Background: an optimization exercise with open tools, aiming at small area. Do not read the settings as production practice.
The RTL was checked by simulation tests, not by an equivalence proof against the original design.
Power is estimated from default activity; no workload was simulated.

**Clock nets**

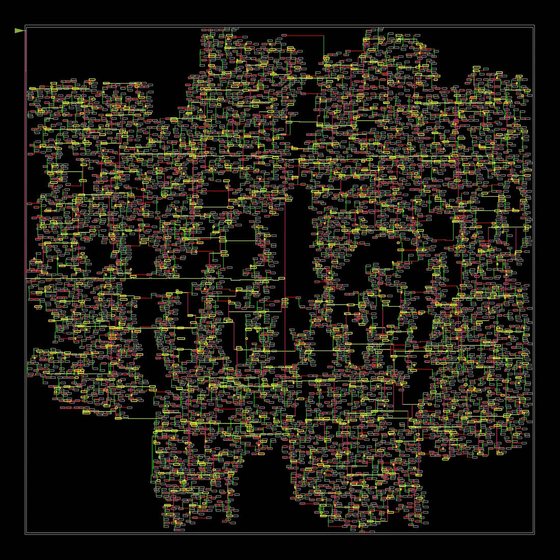
**M3 wires**

Bar = 200 µm.
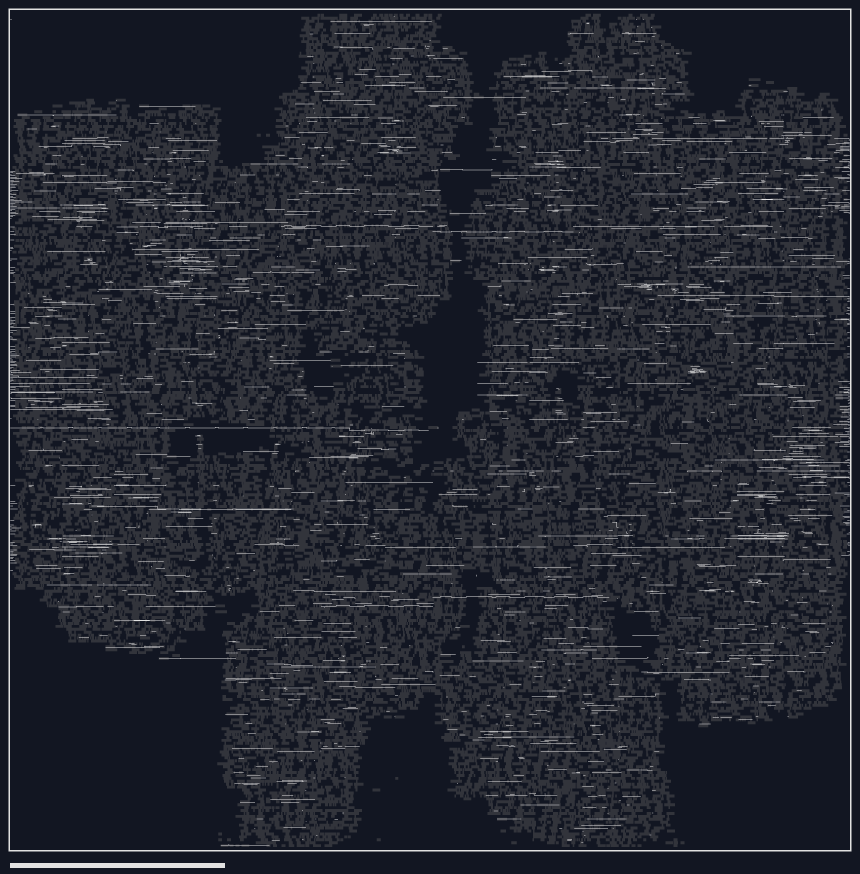
**Metal 2**

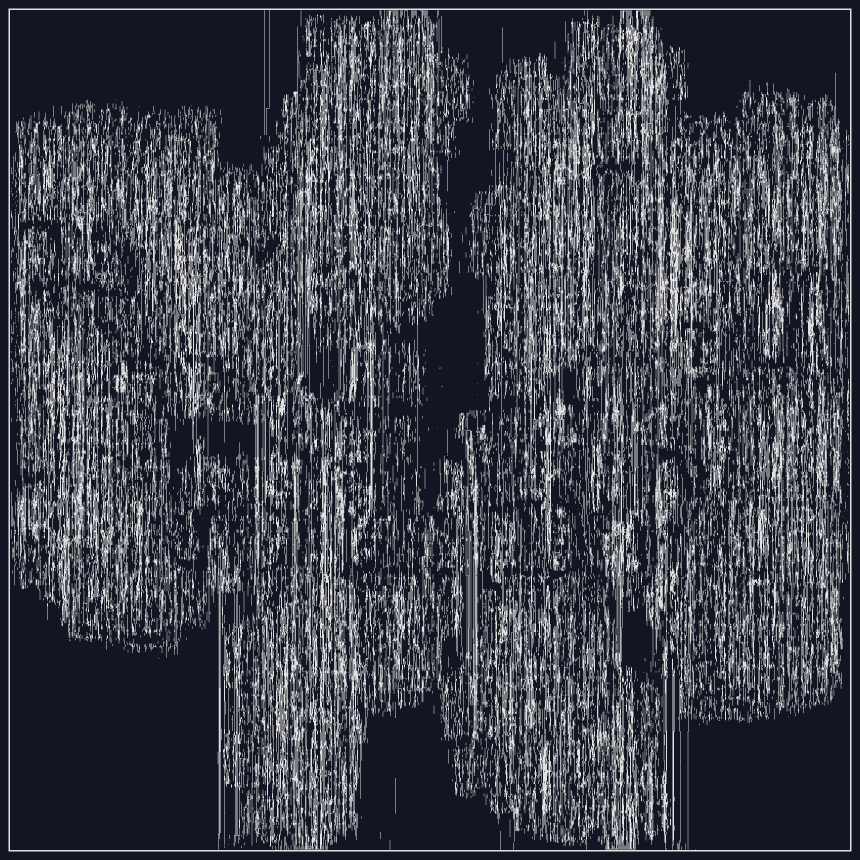
**I/O pins on the die edge**

Bar = 200 µm. Pins as bars across the die edge, other pins in grey.
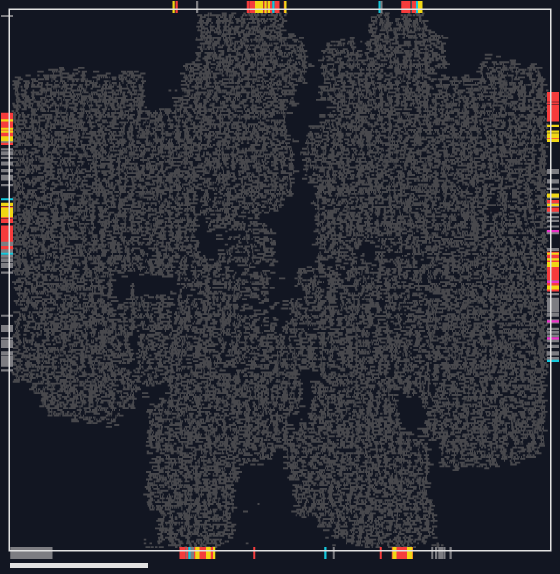
<file path="flow/config.mk">
export PLATFORM = sky130hd
export DESIGN_NAME = j_systolic_array
export DESIGN_NICKNAME = j_systolic_array
export VERILOG_FILES = /design/flow/design.v
export SDC_FILE = /design/flow/constraint.sdc
export NUM_CORES = 4
export LEC_CHECK = 0
export CAP_MARGIN = 20
export CORE_MARGIN = 2
export CORE_UTILIZATION = 40
export PLACE_DENSITY = 0.6
export SLEW_MARGIN = 20
</file>
<file path="flow/constraint.sdc">
create_clock -name core_clock -period 6.0 [get_ports {clk}]
set_input_delay 1.2000 -clock core_clock [delete_from_list [all_inputs] [get_ports {clk}]]
set_output_delay 1.2000 -clock core_clock [all_outputs]
set_load 0.01 [all_outputs]
</file>
<file path="flow/design.v">
`timescale 1ns / 1ps
module mux8to1 #(
  parameter INPUT_WIDTH = 4,
  parameter IDX_WIDTH = 3
) (
  Out,
  Sel,
  In1,
  In2,
  In3,
  In4,
  In5,
  In6,
  In7
  ); 
  function [31:0] clog2 (input [31:0] x);
    reg [31:0] x_tmp;
    begin
      x_tmp = x-1;
      for(clog2=0; x_tmp>0; clog2=clog2+1) begin
        x_tmp = x_tmp >> 1;
      end
    end
  endfunction
  input  [INPUT_WIDTH-1:0] In1, In2, In3, In4, In5, In6, In7;
  input  [            2:0] Sel;
  output [INPUT_WIDTH-1:0] Out;
  reg [INPUT_WIDTH-1:0] Out;
  always @ (In1 or In2 or In3 or In4 or In5 or In6 or In7 or Sel)
    begin
      case (Sel)
        3'b000 : Out <= In1;
        3'b001 : Out <= In2;
        3'b010 : Out <= In3;
        3'b011 : Out <= In4;
        3'b100 : Out <= In5;
        3'b101 : Out <= In6;
        3'b110 : Out <= In7;
        default : Out <= {INPUT_WIDTH{1'b0}};
      endcase
    end
endmodule
`timescale 1ns / 1ps
module term_accumulator #(
  parameter ACC_BIT_WIDTH = 16,
  parameter SHIFT_WIDTH   = 3
) (
  input                          clk       ,
  input                          reset     ,
  input                          en        ,
  input      [ACC_BIT_WIDTH-1:0] pos_acc   ,
  input      [ACC_BIT_WIDTH-1:0] neg_acc   ,
  input      [              0:0] sign      ,
  input      [SHIFT_WIDTH-1:0] shift_pos ,
  output reg [ACC_BIT_WIDTH-1:0] pos_result,
  output reg [ACC_BIT_WIDTH-1:0] neg_result
);
  always @ (posedge clk) begin
    if (reset) begin
      pos_result <= 'b0;
      neg_result <= 'b0;
    end
    else
      begin
        pos_result <= pos_acc + ((1'b1<<shift_pos) & {(ACC_BIT_WIDTH){sign}}) & {(ACC_BIT_WIDTH){en}};
        neg_result <= neg_acc + ((1'b1<<shift_pos) & {(ACC_BIT_WIDTH){~sign}}) & {(ACC_BIT_WIDTH){en}};
      end
  end
endmodule
module mmac_new #(
	parameter GROUP_SIZE  = 16                    ,
	parameter DATA_WIDTH  = 3                     ,
	parameter WGT_WIDTH   = 3                     ,
	parameter MAX_BUDGET  = 16                    ,
	parameter IDX_WIDTH   = $clog2(GROUP_SIZE)    ,
	parameter WGT_IDX_LEN = MAX_BUDGET * IDX_WIDTH
) (
	input                                  clk          ,
	input                                  reset        ,
	input      [                     15:0] pos_acc      ,
	input      [                     15:0] neg_acc      ,
	input                                  update_w_i   ,
	input                                  update_idx_i ,
	input                                  mac_en_i     ,
	input      [DATA_WIDTH*GROUP_SIZE-1:0] data_in      ,
	input      [           GROUP_SIZE-1:0] data_sign_in ,
	output reg                             update_w_o   ,
	output reg                             update_idx_o ,
	output reg                             mac_en_o     ,
	output reg [DATA_WIDTH*GROUP_SIZE-1:0] data_out     ,
	output reg [           GROUP_SIZE-1:0] data_sign_out,
	output reg [                     15:0] out_pos      ,
	output reg [                     15:0] out_neg
);
	function [31:0] clog2 (input [31:0] x);
		reg [31:0] x_tmp;
		begin
			x_tmp = x-1;
			for(clog2=0; x_tmp>0; clog2=clog2+1) begin
				x_tmp = x_tmp >> 1;
			end
		end
	endfunction
	reg [WGT_WIDTH*MAX_BUDGET-1:0] W     ;
	reg [          MAX_BUDGET-1:0] W_sign;
	reg [IDX_WIDTH*MAX_BUDGET-1:0] W_idx ;
	reg [  WGT_WIDTH-1:0] wgt_in_reg     ;
    reg [          MAX_BUDGET-1:0] wgt_sign_in_reg;
    reg [IDX_WIDTH-1:0] wgt_idx_in_reg ;
    wire [  WGT_WIDTH-1:0] wgt_in     ;
    wire [          0:0] wgt_sign_in;
    wire [IDX_WIDTH-1:0] wgt_idx_in ;
	always @(posedge clk) begin : proc_W
		if(reset) begin
			W      <= 'b0;
			W_sign <= 'b0;
			W_idx  <= 'b0;
			wgt_in_reg      <= 'b0;
			wgt_sign_in_reg <= 'b0;
			wgt_idx_in_reg  <= 'b0;
		end else if(update_w_i) begin
			W      <= data_in;
			W_sign <= data_sign_in;
		end else if(update_idx_i) begin
			W_idx <= {data_in, data_sign_in};
		end else if(~update_w_i && ~update_idx_i && mac_en_i) begin
			wgt_in_reg      <= W[WGT_WIDTH*MAX_BUDGET-1:WGT_WIDTH*(MAX_BUDGET-1)];
			W               <= {W[WGT_WIDTH*(MAX_BUDGET-1)-1:0], {(WGT_WIDTH){1'b0}}};
			wgt_sign_in_reg <= W_sign[MAX_BUDGET-1];
			W_sign          <= {W_sign[(MAX_BUDGET-2):0], 1'b0};
			wgt_idx_in_reg  <= W_idx[IDX_WIDTH*MAX_BUDGET-1:IDX_WIDTH*(MAX_BUDGET-1)];
			W_idx           <= {W_idx[IDX_WIDTH*(MAX_BUDGET-1)-1:0], W_idx[IDX_WIDTH*MAX_BUDGET-1:IDX_WIDTH*(MAX_BUDGET-1)]};
		end
	end
	wire [15:0] out_pos_net, out_neg_net;
	always @(posedge clk) begin : comp_W
		if(reset) begin
			data_out      <= 'b0;
			data_sign_out <= 'b0;
			out_pos       <= 'b0;
			out_neg       <= 'b0;
			update_w_o    <= 'b0;
			update_idx_o  <= 'b0;
			mac_en_o      <= 'b0;
		end else if (mac_en_i) begin
			data_out      <= data_in ;
			data_sign_out <= data_sign_in;
			out_pos       <= out_pos_net;
			out_neg       <= out_neg_net;
			update_w_o    <= update_w_i;
			update_idx_o  <= update_idx_i;
			mac_en_o      <= mac_en_i;
		end
	end
	reg  [          0:0] data_sign_in_reg;
	wire [  DATA_WIDTH-1:0] data_in_exp     ;
	wire [          0:0] data_sign_in_exp;
	wire [          0:0] exp_sign        ;
	wire [WGT_WIDTH:0] exp_summation   ;
	assign wgt_in      = wgt_in_reg;
	assign wgt_sign_in = wgt_sign_in_reg;
	assign wgt_idx_in  = wgt_idx_in_reg;
	assign exp_summation = wgt_in + data_in_exp;
	assign exp_sign      = wgt_sign_in ^ data_sign_in_exp;
	mux8to1 #(.INPUT_WIDTH(DATA_WIDTH),.IDX_WIDTH(IDX_WIDTH)) i_data_mux (.Out(data_in_exp), .Sel(wgt_idx_in), .In1(data_in[DATA_WIDTH-1:0]),.In2(data_in[2*DATA_WIDTH-1:DATA_WIDTH]),.In3(data_in[3*DATA_WIDTH-1:2*DATA_WIDTH]),.In4(data_in[4*DATA_WIDTH-1:3*DATA_WIDTH]),.In5(data_in[5*DATA_WIDTH-1:4*DATA_WIDTH]),.In6(data_in[6*DATA_WIDTH-1:5*DATA_WIDTH]),.In7(data_in[7*DATA_WIDTH-1:6*DATA_WIDTH]));
	mux8to1 #(.INPUT_WIDTH(1),.IDX_WIDTH(IDX_WIDTH)) i_sign_mux (.Out(data_sign_in_exp), .Sel(wgt_idx_in), .In1(data_sign_in[0]),.In2(data_sign_in[1]),.In3(data_sign_in[2]),.In4(data_sign_in[3]),.In5(data_sign_in[4]),.In6(data_sign_in[5]),.In7(data_sign_in[6]));
	term_accumulator #(.ACC_BIT_WIDTH(16),.SHIFT_WIDTH(WGT_WIDTH+1)) i_term_acc (.clk(clk), .reset(reset), .en(mac_en_i),.pos_acc(pos_acc),.neg_acc(neg_acc),.sign(exp_sign),.shift_pos(exp_summation),.pos_result(out_pos_net),.neg_result(out_neg_net));
endmodule
module j_systolic_array #(
    parameter SUBARRAY_WIDTH  = 8                     ,  
    parameter SUBARRAY_HEIGHT = 4                     ,  
    parameter GROUP_SIZE      = 8                     ,
    parameter DATA_WIDTH      = 3                     ,
    parameter WGT_WIDTH       = 3                     ,
    parameter MAX_BUDGET      = 16                    ,
    parameter IDX_WIDTH       = $clog2(GROUP_SIZE)    ,
    parameter WGT_IDX_LEN     = MAX_BUDGET * IDX_WIDTH
) (
    input                                             clk                ,
    input                                             reset              ,
    input  [                  16*SUBARRAY_HEIGHT-1:0] accumulation_in_pos,
    input  [                  16*SUBARRAY_HEIGHT-1:0] accumulation_in_neg,
    input  [                     SUBARRAY_HEIGHT-1:0] mac_en             ,
    input  [DATA_WIDTH*GROUP_SIZE*SUBARRAY_WIDTH-1:0] dataflow_in        ,
    input  [           GROUP_SIZE*SUBARRAY_WIDTH-1:0] dataflow_sign_in   ,
    input  [                      SUBARRAY_WIDTH-1:0] update_w           ,
    input  [                      SUBARRAY_WIDTH-1:0] update_idx         ,
    output [                  16*SUBARRAY_HEIGHT-1:0] result             ,
    output [                     SUBARRAY_HEIGHT-1:0] result_en
);
    function [31:0] clog2 (input [31:0] x);
        reg [31:0] x_tmp;
        begin
            x_tmp = x-1;
            for(clog2=0; x_tmp>0; clog2=clog2+1) begin
                x_tmp = x_tmp >> 1;
            end
        end
    endfunction
    wire [DATA_WIDTH*GROUP_SIZE-1:0] arr_dataflow_in        [SUBARRAY_WIDTH-1:0][SUBARRAY_HEIGHT-1:0];
    wire [           GROUP_SIZE-1:0] arr_dataflow_sign_in   [SUBARRAY_WIDTH-1:0][SUBARRAY_HEIGHT-1:0];
    wire [DATA_WIDTH*GROUP_SIZE-1:0] arr_dataflow_out       [SUBARRAY_WIDTH-1:0][SUBARRAY_HEIGHT-1:0];
    wire [           GROUP_SIZE-1:0] arr_dataflow_sign_out  [SUBARRAY_WIDTH-1:0][SUBARRAY_HEIGHT-1:0];
    wire                             arr_update_w_i         [SUBARRAY_WIDTH-1:0][SUBARRAY_HEIGHT-1:0];
    wire                             arr_update_w_o         [SUBARRAY_WIDTH-1:0][SUBARRAY_HEIGHT-1:0];
    wire                             arr_update_idx_i       [SUBARRAY_WIDTH-1:0][SUBARRAY_HEIGHT-1:0];
    wire                             arr_update_idx_o       [SUBARRAY_WIDTH-1:0][SUBARRAY_HEIGHT-1:0];
    wire                             arr_mac_en_i           [SUBARRAY_WIDTH-1:0][SUBARRAY_HEIGHT-1:0];
    wire                             arr_mac_en_o           [SUBARRAY_WIDTH-1:0][SUBARRAY_HEIGHT-1:0];
    wire [                     15:0] arr_accumulation_in_pos[SUBARRAY_WIDTH-1:0][SUBARRAY_HEIGHT-1:0];
    wire [                     15:0] arr_accumulation_in_neg[SUBARRAY_WIDTH-1:0][SUBARRAY_HEIGHT-1:0];
    wire [                     15:0] arr_result_pos         [SUBARRAY_WIDTH-1:0][SUBARRAY_HEIGHT-1:0];
    wire [                     15:0] arr_result_neg         [SUBARRAY_WIDTH-1:0][SUBARRAY_HEIGHT-1:0];
    wire [   16*SUBARRAY_HEIGHT-1:0] result_pos                                                      ;
    wire [   16*SUBARRAY_HEIGHT-1:0] result_neg                                                      ;
    assign result = result_pos;
    genvar i,j;
    generate
        for (j=0; j<SUBARRAY_HEIGHT; j=j+1) begin: g_H
            for (i=0; i<SUBARRAY_WIDTH; i=i+1) begin: g_W
                assign arr_update_w_i[i][j] = update_w[i];
                assign arr_update_idx_i[i][j] = update_idx[i];
                if(j==0) begin: g_j_eq_0
                    assign arr_dataflow_in[i][0] = dataflow_in      [i*DATA_WIDTH*GROUP_SIZE +: DATA_WIDTH*GROUP_SIZE];
                    assign arr_dataflow_sign_in[i][0] = dataflow_sign_in      [i*GROUP_SIZE +: GROUP_SIZE];
                end else begin: g_j_others
                    assign arr_dataflow_in[i][j]      = arr_dataflow_out       [i][j-1];
                    assign arr_dataflow_sign_in[i][j] = arr_dataflow_sign_out       [i][j-1];
                end
                if(i==0) begin: g_i_eq_0
                    assign arr_accumulation_in_pos[0][j] = accumulation_in_pos  [16*j +: 16];
                    assign arr_accumulation_in_neg[0][j] = accumulation_in_neg  [16*j +: 16];
                    assign arr_mac_en_i[0][j]            = mac_en           [j +: 1];
                end else begin: g_i_others
                    assign arr_accumulation_in_pos[i][j] = arr_result_pos             [i-1][j];
                    assign arr_accumulation_in_neg[i][j] = arr_result_neg             [i-1][j];
                    assign arr_mac_en_i[i][j]            = arr_mac_en_o           [i-1][j];
                end
                if(i==(SUBARRAY_WIDTH-1)) begin: g_i_eq_W
                    assign result_pos[16*j+:16] = arr_result_pos             [SUBARRAY_WIDTH-1][j];
                    assign result_neg[16*j+:16] = arr_result_neg             [SUBARRAY_WIDTH-1][j];
                    assign result_en[j]  = arr_mac_en_o           [SUBARRAY_WIDTH-1][j];
                end
                mmac_new #(.GROUP_SIZE(GROUP_SIZE), .DATA_WIDTH(DATA_WIDTH), .WGT_WIDTH(WGT_WIDTH), .MAX_BUDGET(MAX_BUDGET), .IDX_WIDTH(IDX_WIDTH), .WGT_IDX_LEN(WGT_IDX_LEN)) i_j_MX_cell (
                    .clk          (clk                               ),
                    .reset        (reset                             ),
                    .pos_acc      (arr_accumulation_in_pos   [i][j]  ),
                    .neg_acc      (arr_accumulation_in_neg   [i][j]  ),
                    .update_w_i   (arr_update_w_i        [i][j]      ),
                    .mac_en_i     (arr_mac_en_i          [i][j]      ),
                    .update_idx_i (arr_update_idx_i        [i][j]    ),
                    .data_in      (arr_dataflow_in       [i][j]      ),
                    .data_sign_in (arr_dataflow_sign_in       [i][j] ),
                    .mac_en_o     (arr_mac_en_o          [i][j]      ),
                    .update_w_o   (arr_update_w_o        [i][j]      ),
                    .update_idx_o (arr_update_idx_o        [i][j]    ),
                    .data_out     (arr_dataflow_out      [i][j]      ),
                    .data_sign_out(arr_dataflow_sign_out       [i][j]),
                    .out_pos      (arr_result_pos            [i][j]  ),
                    .out_neg      (arr_result_neg            [i][j]  )
                );
            end
        end
    endgenerate
endmodule
</file>
<file path="flow/run.sh">
#!/bin/bash
# synth_recipe.tcl (not shown) runs the flow's synth.tcl, then flattens the netlist and writes it again
# the make line also repeats each setting of config.mk as NAME=value (left out here)
make -C /OpenROAD-flow-scripts/flow DESIGN_CONFIG=/design/flow/config.mk WORK_HOME=/design/flow/orfs CLKGATE_MAP_FILE= SYNTH_SCRIPT=/design/flow/synth_recipe.tcl finish
</file>
==> impl_results.md <==
* Status: complete, no violations
* Metal2 WL at 291 mm
* GR Util met1 at 0.274
* I/O pin count at 474
* Post-synthesis adder-cell area fraction at 0.0351
* Die Area at 0.611 mm²
* First-pass GRT wire length at 1000 mm
* Total GRT Usage at 0.198
* Final setup vio count at 0
* Worst Tran Pin Value at 1.22 ns
* Synth Warn # at 5
* Fill count at 58300
* Max Cap Violations at 0
* Slew margin rel. at 0.189
* Cell area after synthesis at 0.242 mm²
* DP HPWL at 431 mm
* Syn_nets at 29800
* Fmax at 179 MHz
* Fraction of area in multi-input gates at 0.440
* Maximum number of pins on one net before global-route repair at 236
* Final nets at 29400
* Hold depth at 2
* Top Family by Delay on Critical Path: compound AO/OA/AOI/OAI gates
* Clock slew at reported path FFs at 0.06 ns
* Clock tree sinks at 5632
* Max incr delay on CP at 0.69 ns
* Hold buffers post-CTS at 0
* Multiplexer share of the synthesized area at 0.114
* Largest cell class by area: multi-input gates
* Core Area at 0.602 mm²
* Simple-gate share of the synthesized area at 0.181
* WHS at 0.386 ns
* Layout cells sized above 1 at 0.0655
* Seq/total area at 0.411
* Fin worst setup slack at 0.417 ns
* H-tree depth at 6
* Vias in the first global route at 175000
* Syn_area_per_cell at 8.40 µm²
Back to the opening pictures, 'clock nets':
cts bufs inserted: 613
clock latency reported for the late side of the worst-skew pair: 1.12 ns
Seq cells: 5632
CLK BUF: 891
clock network power: 38.6 mW

Back to the opening pictures, 'M3 wires':
wire length on this layer	25.3 mm
nets with wire on the layer	1212
longest straight run	142 µm
main direction	horizontal
share of all routed wire	4.0%
via count: 192000
WL final: 634 mm
met3 Use GR: 0.0219

Back to the opening pictures, 'metal 2':
wire length on this layer	291 mm
main direction	vertical
grt met2 use: 0.325

Back to the opening pictures, 'I/O pins on the die edge':
colour	port	pins	direction	edge
yellow	`dataflow_sign_in`	64	input	19 east, 16 south, 15 west, 14 north
magenta	`result_en`	4	output	east
cyan	`update_idx`	8	input	3 north, 2 west, 2 south, 1 east
red	`dataflow_in`	192	input	53 east, 48 south, 47 west, 44 north
all pins by edge	150 south, 134 east, 125 west, 65 north
chip height: 782 µm
I/O Buffers: 409
DIE WIDTH: 782 µm

[placed cells by master, fill, tap and decap left out, types with 37 or more instances in the layout]
master,synthesis,routed
a211oi_1,1109,1109
a21o_1,181,181
a21oi_1,3506,3506
a22oi_1,525,525
a31oi_1,74,74
and2_1,69,69
buf_4,5,565
bufinv_16,0,41
clkbuf_1,1763,141
clkbuf_16,0,625
clkbuf_8,0,139
clkdlybuf4s50_1,0,389
clkinv_2,0,100
dfxtp_1,5632,5611
fa_1,64,64
ha_1,576,576
inv_1,262,262
mux2_2,61,61
mux2i_1,2516,2516
mux4_2,71,71
nand2_1,4854,4854
nand2b_1,209,177
nand3_1,72,72
nor2_1,5067,5035
nor2b_1,138,106
nor3_1,244,244
nor3b_1,37,37
nor4_1,96,96
o21a_1,87,87
o21ai_0,326,323
o21bai_1,81,81
or2_2,51,43
or3_1,45,45
xnor2_1,252,251
xor2_1,181,181
[report_power, final]
group / leakage (nW) / switching (mW) / internal (mW)
sequential: 45.7 / 1.12 / 38.5
combinational: 45.1 / 4.08 / 2.30
clock: 10.2 / 16.0 / 22.7

separate check: timing with driven ports:
The results above use ideal ports. As a check the final layout listed here was re-extracted and re-timed, cells and wires unchanged.
Step 1: set_driving_cell puts a clkbuf_16 on clk and a buf_2 on each other input, an assumption about the parent block.
Step 2 adds t to the input delays and takes it off the output delays; t is the mean of the earliest and latest rising clock arrival at the registers after step 1. Input paths then give back, and output paths get back, about the clock's delay inside the block.
a / b / c = ideal / step 1 / step 2; a / b = the first two.
t, ns: 1.200
setup slack, ns: 0.417 / 0.417 / -0.431
hold WS [ns]: 0.386 / 0.386 / 0.386
With both steps, setup timing fails in this run, where it was met with ideal ports. For this run, drivers alone change the setup slack by 0.000 ns; drivers and shift together by -0.848 ns.
